This is an optimization exercise on Yosys and OpenROAD, whose aim is small area and a short achievable clock period, not a production implementation. At most, simulation tests tie the RTL to the original design; equivalence was not proved. Not every run is shown, and edits may drop behaviour that the tests do not exercise. Function not checked in run 2: the RTL went through the layout flow alone. Treat power and IR drop as tool artefacts here; the default activity estimate runs too high for this design.

[flow/config.mk]
export PLATFORM = sky130hd
export DESIGN_NAME = ALUTop
export DESIGN_NICKNAME = ALUTop
export VERILOG_FILES = /design/flow/design.v
export SDC_FILE = /design/flow/constraint.sdc
export NUM_CORES = 4
export LEC_CHECK = 0
export CAP_MARGIN = 20
export CORE_MARGIN = 2
export CORE_UTILIZATION = 40
export SLEW_MARGIN = 20
[flow/constraint.sdc]
create_clock -name core_clock -period 14.0 [get_ports {Clk}]
set_input_delay 2.8000 -clock core_clock [delete_from_list [all_inputs] [get_ports {Clk}]]
set_output_delay 2.8000 -clock core_clock [all_outputs]
set_load 0.01 [all_outputs]
[flow/design.v]
`timescale 1ns / 1ps
module ALU32Bit(ALUControl, A, B, ALUResult, Zero, Hi_in, Lo_in, Hi_out, Lo_out);
    input [5:0] ALUControl;
    input [31:0] A;
    input [31:0] B;
    input [31:0] Hi_in;
    input [31:0] Lo_in;
    output reg [31:0] ALUResult;
    output reg Zero;
    output reg [31:0] Hi_out;
    output reg [31:0] Lo_out;
    reg [63:0] Result64bit;
    always @(*) begin
        ALUResult = 32'h00000000;
        Hi_out = Hi_in;
        Lo_out = Lo_in;
        Result64bit = {Hi_in, Lo_in};
        case (ALUControl)
            6'b000000 : ALUResult = A + B;                  
            6'b000001 : ALUResult = A + B;                  
            6'b000010 : ALUResult = A + B;                  
            6'b000011 : ALUResult = A + B;                  
            6'b000100 : ALUResult = A - B;                  
            6'b000101 : ALUResult = A * B;                  
            6'b000110 : begin                               
                Result64bit = A * B;
                Hi_out = Result64bit[63:32];
                Lo_out = Result64bit[31:0];
            end
            6'b000111 : begin                               
                Result64bit = A * B;
                Hi_out = Result64bit[63:32];
                Lo_out = Result64bit[31:0];
            end
            6'b001000 : begin                               
                Result64bit = {Hi_in, Lo_in} + (A * B);
                Hi_out = Result64bit[63:32];
                Lo_out = Result64bit[31:0];
            end
            6'b001001 : begin                               
                Result64bit = {Hi_in, Lo_in} - (A * B);
                Hi_out = Result64bit[63:32];
                Lo_out = Result64bit[31:0];
            end
            6'b001010 : ALUResult = A & B;                  
            6'b001011 : ALUResult = A & B;                  
            6'b001100 : ALUResult = A | B;                  
            6'b001101 : ALUResult = ~(A | B);               
            6'b001110 : ALUResult = A ^ B;                  
            6'b001111 : ALUResult = A | {16'h0000, B[15:0]};  
            6'b010000 : ALUResult = A ^ B;                  
            6'b010001 : ALUResult = {{16{B[15]}}, B[15:0]};  
            6'b010010 : ALUResult = B << A;                 
            6'b010011 : ALUResult = B >> A;                 
            6'b010100 : ALUResult = B << A;                 
            6'b010101 : ALUResult = B >> A;                 
            6'b010110 : ALUResult = (A < B) ? 32'd1 : 32'd0;  
            6'b010111 : ALUResult = (A < B) ? 32'd1 : 32'd0;  
            6'b011000 : if (B != 0) ALUResult = A;          
            6'b011001 : if (B == 0) ALUResult = A;          
            6'b011010 : ALUResult = (B << (32 - A)) | (B >> A);  
            6'b011011 : ALUResult = (B << (32 - A)) | (B >> A);  
            6'b011100 : ALUResult = A >>> B;                
            6'b011101 : ALUResult = B >>> A;                
            6'b011110 : ALUResult = {{24{B[7]}}, B[7:0]};   
            6'b011111 : ALUResult = (A < B) ? 32'd1 : 32'd0;  
            6'b100000 : ALUResult = (A < B) ? 32'd1 : 32'd0;  
            6'b100001 : Hi_out = A;                         
            6'b100010 : Lo_out = A;                         
            6'b100011 : ALUResult = Hi_in;                  
            6'b100100 : ALUResult = Lo_in;                  
            6'b100101 : ALUResult = A + B;                  
            6'b100110 : ALUResult = {B[15:0], 16'h0000};    
            6'b100111 : ALUResult = ($signed(A) >= 0) ? 32'd0 : 32'd1;  
            6'b101000 : ALUResult = (A == B) ? 32'd0 : 32'd1;           
            6'b101001 : ALUResult = (A != B) ? 32'd0 : 32'd1;           
            6'b101010 : ALUResult = ($signed(A) > 0) ? 32'd0 : 32'd1;   
            6'b101011 : ALUResult = ($signed(A) <= 0) ? 32'd0 : 32'd1;  
            6'b101100 : ALUResult = ($signed(A) < 0) ? 32'd0 : 32'd1;   
            default   : ALUResult = 32'h00000000;           
        endcase
        Zero = (ALUResult == 32'h00000000);
    end
endmodule
`timescale 1ns / 1ps
module ALUTop(Clk, ALUControl, A, B, Hi_in, Lo_in, ALUResult, Zero, Hi_out, Lo_out);
    input Clk;
    input [5:0] ALUControl;
    input [31:0] A, B, Hi_in, Lo_in;
    output reg [31:0] ALUResult;
    output reg Zero;
    output reg [31:0] Hi_out, Lo_out;
    reg [5:0] ctl_q;
    reg [31:0] a_q, b_q, hi_q, lo_q;
    wire [31:0] res_d, hi_d, lo_d;
    wire zero_d;
    ALU32Bit alu(.ALUControl(ctl_q), .A(a_q), .B(b_q), .ALUResult(res_d), .Zero(zero_d),
                 .Hi_in(hi_q), .Lo_in(lo_q), .Hi_out(hi_d), .Lo_out(lo_d));
    always @(posedge Clk) begin
        ctl_q <= ALUControl;
        a_q <= A;
        b_q <= B;
        hi_q <= Hi_in;
        lo_q <= Lo_in;
        ALUResult <= res_d;
        Zero <= zero_d;
        Hi_out <= hi_d;
        Lo_out <= lo_d;
    end
endmodule
[flow/run.sh]
#!/bin/bash
# synth_recipe.tcl (not shown) runs the flow's synth.tcl, then flattens the netlist and writes it again
# the make line also repeats each setting of config.mk as NAME=value (left out here)
make -C /OpenROAD-flow-scripts/flow DESIGN_CONFIG=/design/flow/config.mk WORK_HOME=/design/flow/orfs CLKGATE_MAP_FILE= SYNTH_SCRIPT=/design/flow/synth_recipe.tcl finish
Run 1, M2 wires:
(1 px per um)
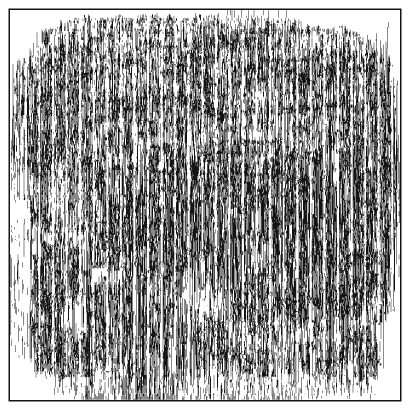
The layer holds 43% of the routed length. 7538 nets have wire on it. The layer carries 140 mm of wire. The longest straight run is 151 um. The wires run mostly vertical.

Run 1, cell classes on the final placement:
(1.5 px per um)
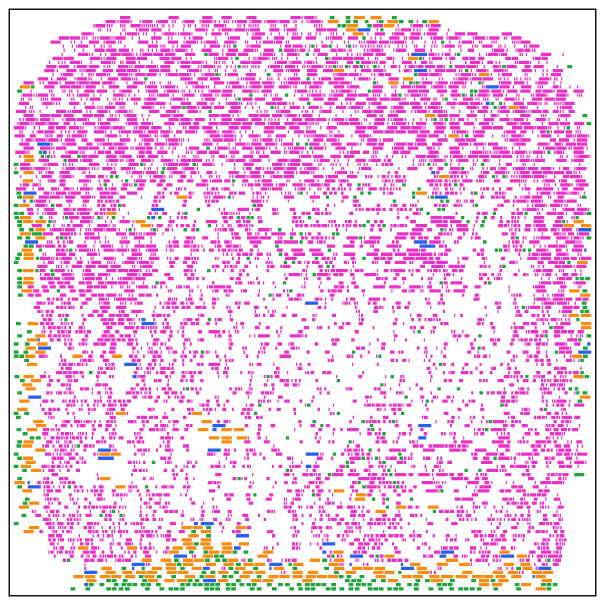
Key: blue = clock drivers and dummy loads [cells 63]; orange = registers [cells 231]; green = remaining buffers and delay cells [cells 509]; magenta = remaining logic cells [cells 6626]

Run 1, IR drop map:
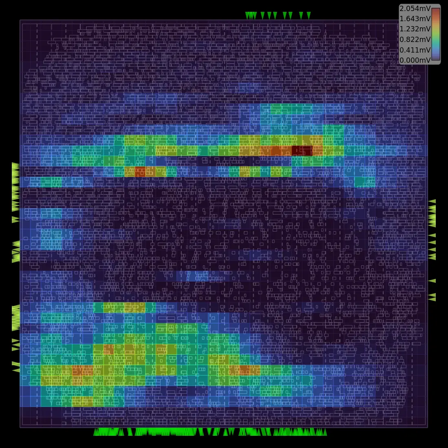

==> qor.yml, run 1 <==
yosysWarnings: 2
drv_slew: 0
yosysTopAreaCell: "fa_1"
ff2ff_path_depth: 37
post_dp_cell_area_sq_mm: 0.0646
io_buffers: 231
grt_max_degree: 61
min_period_ns: 12.68
worst-setup-path-type: "reg2reg"
fin_ws_ns: 1.32
synth_edf_count: 0
cts_root_buf: "clkbuf_16"
grt_pass1_vias: 59647
post-cts-setup-buffer-count: 0
critPathMaxStageDelay_ns: 0.86
synth_area_leaders: "fa_1 30%, ha_1 10%, dfxtp_1 7.8%, inv_1 7.0%, nor2_1 5.7%"
syn_to_final_growth_pct: 10.6
grt_usage_pct: 42.4
cp-end-kind: "flop"
syn_area_sq_mm: 0.0596
synth_commonest_cells: "1112 x inv_1, 904 x nor2_1, 900 x fa_1"
cts_sinks: 231
row_count: 141
firstDrtPassIters: 10
setup_viol_count_final: 0
drv_cap: 0
finalInstanceArea_sq_mm: 0.0659
cp_max_fo: 23
max_slew.worst_pin.slew_ns: 1.37
worstHoldPathCells: 2
fp.coreArea_sq_mm: 0.148
vias: 59858
finalNetCount: 8934
drt_iter0_markers: 8212
h-tree-depth: 2
cp_slowest_cell: "ha_1"
worstHoldPathType: "reg2reg"
grt_first_pass_wirelength_um: 456000
pre_cts_ws_ns: 1.66
overflow: 0
drc: 0
clock_skew_ns: 0.0277
synth-main-ff-cell: "dfxtp_1"
synth_top_area_share_pct: 30.2
drt.antenna.violating_nets: 0
start_util_pct: 40.3
cts_tree: "built"
clockBufferDepth: 3
ys_types: 92
status: "timing/DRC/antenna clean"
synth-seq-cells: 231
final_hold_viol_count: 0
seq_area_frac_synth_pct: 7.76
cp.required_ns: 14.55
hpwlAfterDp_um: 254000
avgSynthCellArea_sq_um: 8.07
post_cts_resize_count: 0
crit_buf_inv: 7
cp.arrival_ns: 13.22
detail_route.wl_per_cell_um: 34.7
drive_gt1_share_pct: 7.54
synthArstFlopShare_pct: 0
via_per_inst: 6.38
antenna_found_initial: 35
wirelength_um: 325000
path_common_cell: "fa_1"
syn_inst: 7385
[run 1: state kept, by name, indices dropped and copies added, names as in the netlist]
signal and cells:
a_q 32, Zero 1, Lo_out 32, b_q 32
ALUResult 32, hi_q 32, Hi_out 32, lo_q 32
ctl_q 6
[run 1: layer usage]
layer  routed length (um)  vias to the layer above  global-route usage (%)
met3                36300                      917                    11.3
met1               124000                    30281                    54.3
met2               140000                     3994                    63.5
met4                24700                       12                    26.1
met5                  113                        -                   0.191
li1                     -                    24654                       -
[run 1: cell type report]
| class | instances | area, sq um | area share (%) |
|---|---|---|---|
| Sequential cell | 231 | 4670 | 7.09 |
| Inverter | 1137 | 4270 | 6.48 |
| Tap cell | 1930 | 2410 | 3.67 |
| Multi-Input combinational cell | 5489 | 48900 | 74.2 |
| Timing Repair Buffer | 509 | 4420 | 6.72 |
| Clock inverter | 21 | 238 | 0.361 |
| Antenna cell | 22 | 55.1 | 0.0836 |
| Clock buffer | 42 | 932 | 1.42 |
[run 1: metrics by stage]
stage / utilization, % / hold WS, ns
floorplan: - / 0.471
global placement: 43.7 / 0.572
detailed placement: 43.7 / 0.576
CTS: 44.5 / 0.588
global route: 44.5 / 0.590
finish: 44.6 / 0.584
[run 1: path summary, 6_finish.rpt]
check / slack [ns] / from / end
setup reg to reg: 1.32 / b_q[14] / Hi_out[28]
hold reg to reg: 0.58 / lo_q[8] / Lo_out[8]
setup / recovery: 1.32 / b_q[14] / Hi_out[28]
hold / removal: 0.58 / lo_q[8] / Lo_out[8]
[run 1: cell families (layout without fill, tap and decap cells)]
group | after synthesis | count (layout) | synth area share (%)
and+or+nand+nor | 2269 | 2269 | 16.6
DFF | 231 | 231 | 7.76
other | 0 | 22 | 0
xor gates and xnor gates | 106 | 106 | 1.56
adders and majority gates | 1396 | 1396 | 40.7
buffers and inverters | 1665 | 1709 | 10.6
muxes | 221 | 221 | 5.72
AOI/OAI and AO/OA | 1497 | 1497 | 17.2
[run 1: tightest hold or removal path, delay by kind of cell, from the launching register on]
family | cells | cell delay (ns)
DFF | 1 | 0.37
and+or+nand+nor | 1 | 0.12
AOI/OAI and AO/OA | 1 | 0.05
[run 1: layout by cell type, fill, tap and decap left out, drive strengths merged, types with 74 or more instances in the layout]
master	netlist	routed
inv	1115	1125
nor2	904	904
fa	900	900
nand2	797	797
ha	496	496
a21oi	368	368
buf	158	278
o21ai	263	263
clkdlybuf4s50	0	231
dfxtp	231	231
nand3	104	104
mux2i	102	102
nor3	102	102
mux4	93	93
a21o	74	74
--- run 2: outline of the changes from run 1 ---
flow/design.v: 110 -> 1311 lines; modules unchanged: 1
  ALU32Bit: edited, 83 -> 1276 lines
  FA: new, 4 lines
  HA: new, 4 lines
==> module HA as of run 2 <==
module HA(input a, input b, output s, output co);
    assign s = a ^ b;
    assign co = a & b;
endmodule
==> module FA as of run 2 <==
module FA(input a, input b, input c, output s, output co);
    assign s = a ^ b ^ c;
    assign co = (a & b) | (a & c) | (b & c);
endmodule
--- a/flow/config.mk
+++ b/flow/config.mk
@@ -6,6 +6,9 @@
 export NUM_CORES = 4
 export LEC_CHECK = 0
+export ABC_AREA = 1
 export CAP_MARGIN = 20
 export CORE_MARGIN = 2
 export CORE_UTILIZATION = 40
 export SLEW_MARGIN = 20
+export SYNTH_HIERARCHICAL = 1
+export SYNTH_MINIMUM_KEEP_SIZE = 0
Run 2, IR drop map:
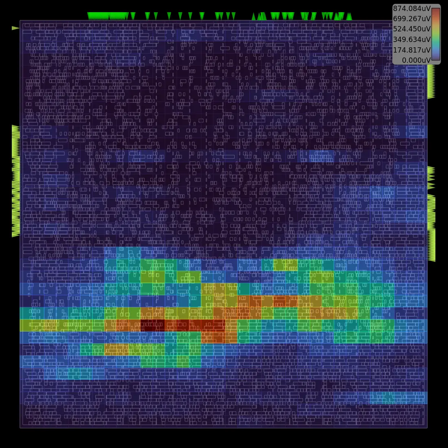

Run 2, M2 wires:
(1 px per um)
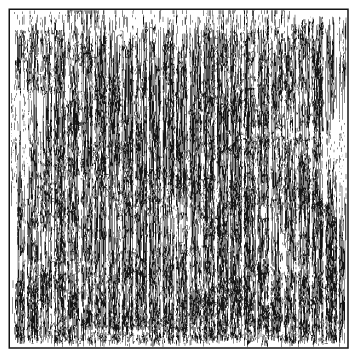
routed wire length: 279000 um
Via Count: 49884
met2 GRT Util: 67.8%

==> run 2 against run 1 <==
Compared with the run above:
- still clean on timing, DRC and antenna
- non-clock buffer count is 98 lower
- hold slack better by 0.043 ns
- global-route usage is 6.0 points higher
- area after synthesis is 25% lower
- via count is 17% lower
- cell area is 25% lower
==> qor.yml, run 2 <==
status: "timing/DRC/antenna clean"
drv_slew: 0  # unchanged
fp.coreArea_sq_mm: 0.110  # -25%
finalCritPeriodShare_pct: 63.1
worstHoldPathType: "reg2reg"
setup_viol_count_final: 0  # unchanged
final_hold_viol_count: 0  # unchanged
critPathMaxStageDelay_ns: 0.65  # -0.21 ns
grt_pass1_vias: 47411  # -21%
cp_max_fo: 33  # +43%
grt_max_degree: 74  # +21%
post_cts_resize_count: 0  # unchanged
yosysTopAreaCell: "fa_1"
final_cell_mix: "1273 x nand2_1, 616 x xor2_1, 544 x nand3_1, 544 x fa_1, 519 x o22ai_1"
io_buffers: 231  # unchanged
cp.required_ns: 14.54  # about the same
finalNetCount: 6972  # -22%
drc: 0  # unchanged
overflow: 0  # unchanged
cts.clk_slew.worst_paths_ns: 0.07
cp.arrival_ns: 9.37  # -3.85 ns
start_util_pct: 40.2  # -0.058 points
syn_inst: 6073  # -18%
synthArstFlopShare_pct: 0  # unchanged
syn_area_sq_mm: 0.0444  # -25%
min_period_ns: 8.83  # -3.84 ns
clockBufferDepth: 3  # unchanged
via_per_inst: 6.56  # +2.8%
detail_route.wl_per_cell_um: 36.7  # +5.9%
place_congestion: 1.09
firstDrtPassIters: 6  # -4
crit_buf_inv: 4  # -3
worst-setup-path-type: "reg2reg"
grt_first_pass_wirelength_um: 382000  # -16%
drive_gt1_share_pct: 5.47  # -2.1 points
path_common_cell: "nand2_1"
synth_commonest_cells: "1275 x nand2_1, 616 x xor2_1, 545 x nand3_1"
finalSetupTns_ns: 0
antenna_found_initial: 28  # -20%
critical_path.top_delay_family: "adder cells"
syn_to_final_growth_pct: 11.2
post-cts-setup-buffer-count: 0  # unchanged
cp_slowest_cell: "a31oi_1"
avgSynthCellArea_sq_um: 7.31  # -9.4%
cp-end-kind: "flop"
final_common_cell: "nand2_1"
grt_usage_pct: 48.4  # +6.0 points
ys_types: 56  # -39%
cts_root_buf: "clkbuf_16"
fin_ws_ns: 5.17  # +3.84 ns
yosysWarnings: 8  # +6
pre_cts_ws_ns: 5.51  # +3.84 ns
clock_latency_ns: 0.63
die_x_um: 337
h-tree-depth: 1  # -1
row_count: 122  # -13%
drt.antenna.violating_nets: 0  # unchanged
postCtsHoldBufs: 0
synth-main-ff-cell: "dfxtp_1"
synth_edf_count: 0  # unchanged
synth-seq-cells: 231  # unchanged
synth_top_area_share_pct: 24.5  # -5.7 points
cts_tree: "built"
io_pins: 232
synth_area_leaders: "fa_1 25%, xor2_1 12%, nand2_1 11%, dfxtp_1 10%, o22ai_1 7.3%"
startpoint_type: "flop"
seq_area_frac_synth_pct: 10.4  # +2.7 points
hpwlAfterDp_um: 208000  # -18%
max_slew.worst_pin.slew_ns: 1.25  # -0.115 ns
drt_iter0_markers: 8176  # -0.44%
cts_sinks: 231  # unchanged
drv_cap: 0  # unchanged
dieArea_sq_mm: 0.114
clock_skew_ns: 0.0421  # +0.0144 ns
max_clock_freq_ghz: 0.113
Run 2, routed metal, one colour a layer:
(1 px per um) Only two layers are drawn.
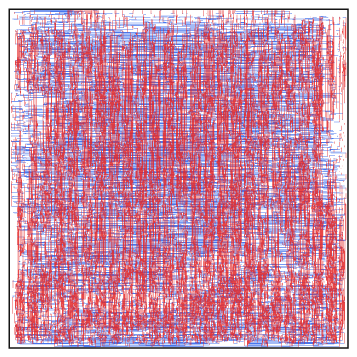
Key: red = M2 [wire length 111 mm]; blue = M1 [wire length 108 mm]

Run 2, cell classes on the final placement:
(1.5 px per um)
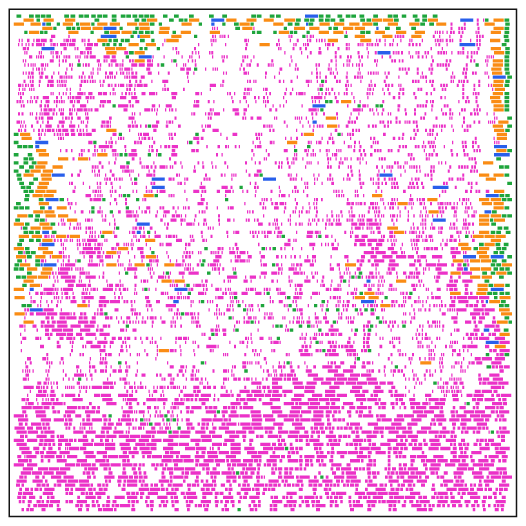
Key: magenta = remaining logic cells [cells 5414]; orange = registers [cells 231]; blue = clock drivers and dummy loads [cells 51]; green = remaining buffers and delay cells [cells 411]

[run 2: changes by cell type after synthesis, moves of 69 or more]
cell / previous run / this run
a21oi_1: 368 / 245
fa_1: 900 / 544
ha_1: 496 / 207
inv_1: 1112 / 374
mux2i_1: 102 / 12
mux4_2: 93 / 0
nand2_1: 797 / 1275
nand3_1: 104 / 545
nor2_1: 904 / 366
nor3_1: 102 / 33
o22ai_1: 33 / 519
xor2_1: 35 / 616
[run 2: layout make-up]
class / instances / area, sq um
Fill cell: 11485 / 61000
Timing Repair Buffer: 411 / 3660
Sequential cell: 231 / 4650
Inverter: 428 / 1610
Clock inverter: 17 / 228
Tap cell: 1488 / 1860
Multi-Input combinational cell: 4986 / 36600
Clock buffer: 34 / 764
Antenna cell: 13 / 32.5
[run 2: path summary, 6_finish.rpt]
check	slack [ns]	end	startpoint	depth (start not counted)
worst max-delay path	5.17	Hi_out[17]	ctl_q[3]	29
worst min register to register	0.63	Lo_out[7]	lo_q[7]	2
worst min-delay path	0.63	Lo_out[7]	lo_q[7]	2
worst max register to register	5.17	Hi_out[17]	ctl_q[3]	29
[run 2: worst reg2reg max path: cells and delay by family (launching register included)]
kind                       cells  cell delay (ns)
xor gates and xnor gates       1             0.23
and+or+nand+nor               12             2.42
buffers and inverters          4             0.89
AOI/OAI and AO/OA              5             1.83
DFF                            1             0.42
adders and majority gates      7             2.96
[run 2: per-module statistics from Yosys, one instance, submodules excluded]
module / copies in the design / flops+latches
FA: 542 / 0
HA: 48 / 0
ALU32Bit: 1 / 0
ALUTop: 1 / 231
[run 2: kinds of logic after synthesis]
| logic type | after synthesis | synth area share (%) |
|---|---|---|
| DFF | 231 | 10.4 |
| adders and majority gates | 751 | 30.4 |
| and+or+nand+nor | 2344 | 22.3 |
| buffers and inverters | 871 | 7.72 |
| AOI/OAI and AO/OA | 1231 | 16.5 |
| muxes | 12 | 0.270 |
| xor gates and xnor gates | 632 | 12.5 |
| other | 1 | 0.00844 |
[run 2: routing by layer]
metal | GRT usage (%) | part of all wire (%)
met2 | 67.8 | 40
met5 | 0.851 | 0.11
met3 | 17.0 | 14
met4 | 28.1 | 7.6
met1 | 63.9 | 39
[run 2: per-stage QoR]
| step | cells | area, sq um | hold slack [ns] | util, % |
|---|---|---|---|---|
| finish | 7608 | 49400 | 0.626 | 44.7 |
| global route | 7595 | 49300 | 0.655 | 44.7 |
| CTS | 7594 | 49300 | 0.616 | 44.7 |
| detailed placement | 7543 | 48300 | 0.586 | 43.8 |
| global placement | 7543 | 48300 | 0.582 | 43.8 |
| floorplan | 6088 | 44500 | 0.448 | - |

-- static timing again, ports no longer ideal --
How much do the figures lean on ideal ports? The routed layouts below were timed once more, with nothing changed but the port constraints.
Step 1 (the two cells are an assumption about what drives the block):
set clk [get_ports {Clk}]
set_driving_cell -lib_cell sky130_fd_sc_hd__clkbuf_16 $clk
set_driving_cell -lib_cell sky130_fd_sc_hd__buf_2 [delete_from_list [all_inputs] $clk]
Step 2 also shifts input and output timing later by t, the mid clock arrival at the registers, as if the neighbouring blocks saw the same clock.
a / b / c = no drivers / after step 1 / after step 2; a / b = the first two.
run | shift t [ns] | setup WS [ns] | worst data-port slew with drivers (ns)
run 1 | 0.704 | 1.324 / 1.324 / 1.324 | 0.17
run 2 | 0.683 | 5.165 / 5.165 / 5.165 | 0.09
After both steps setup and hold are still met in every run listed.
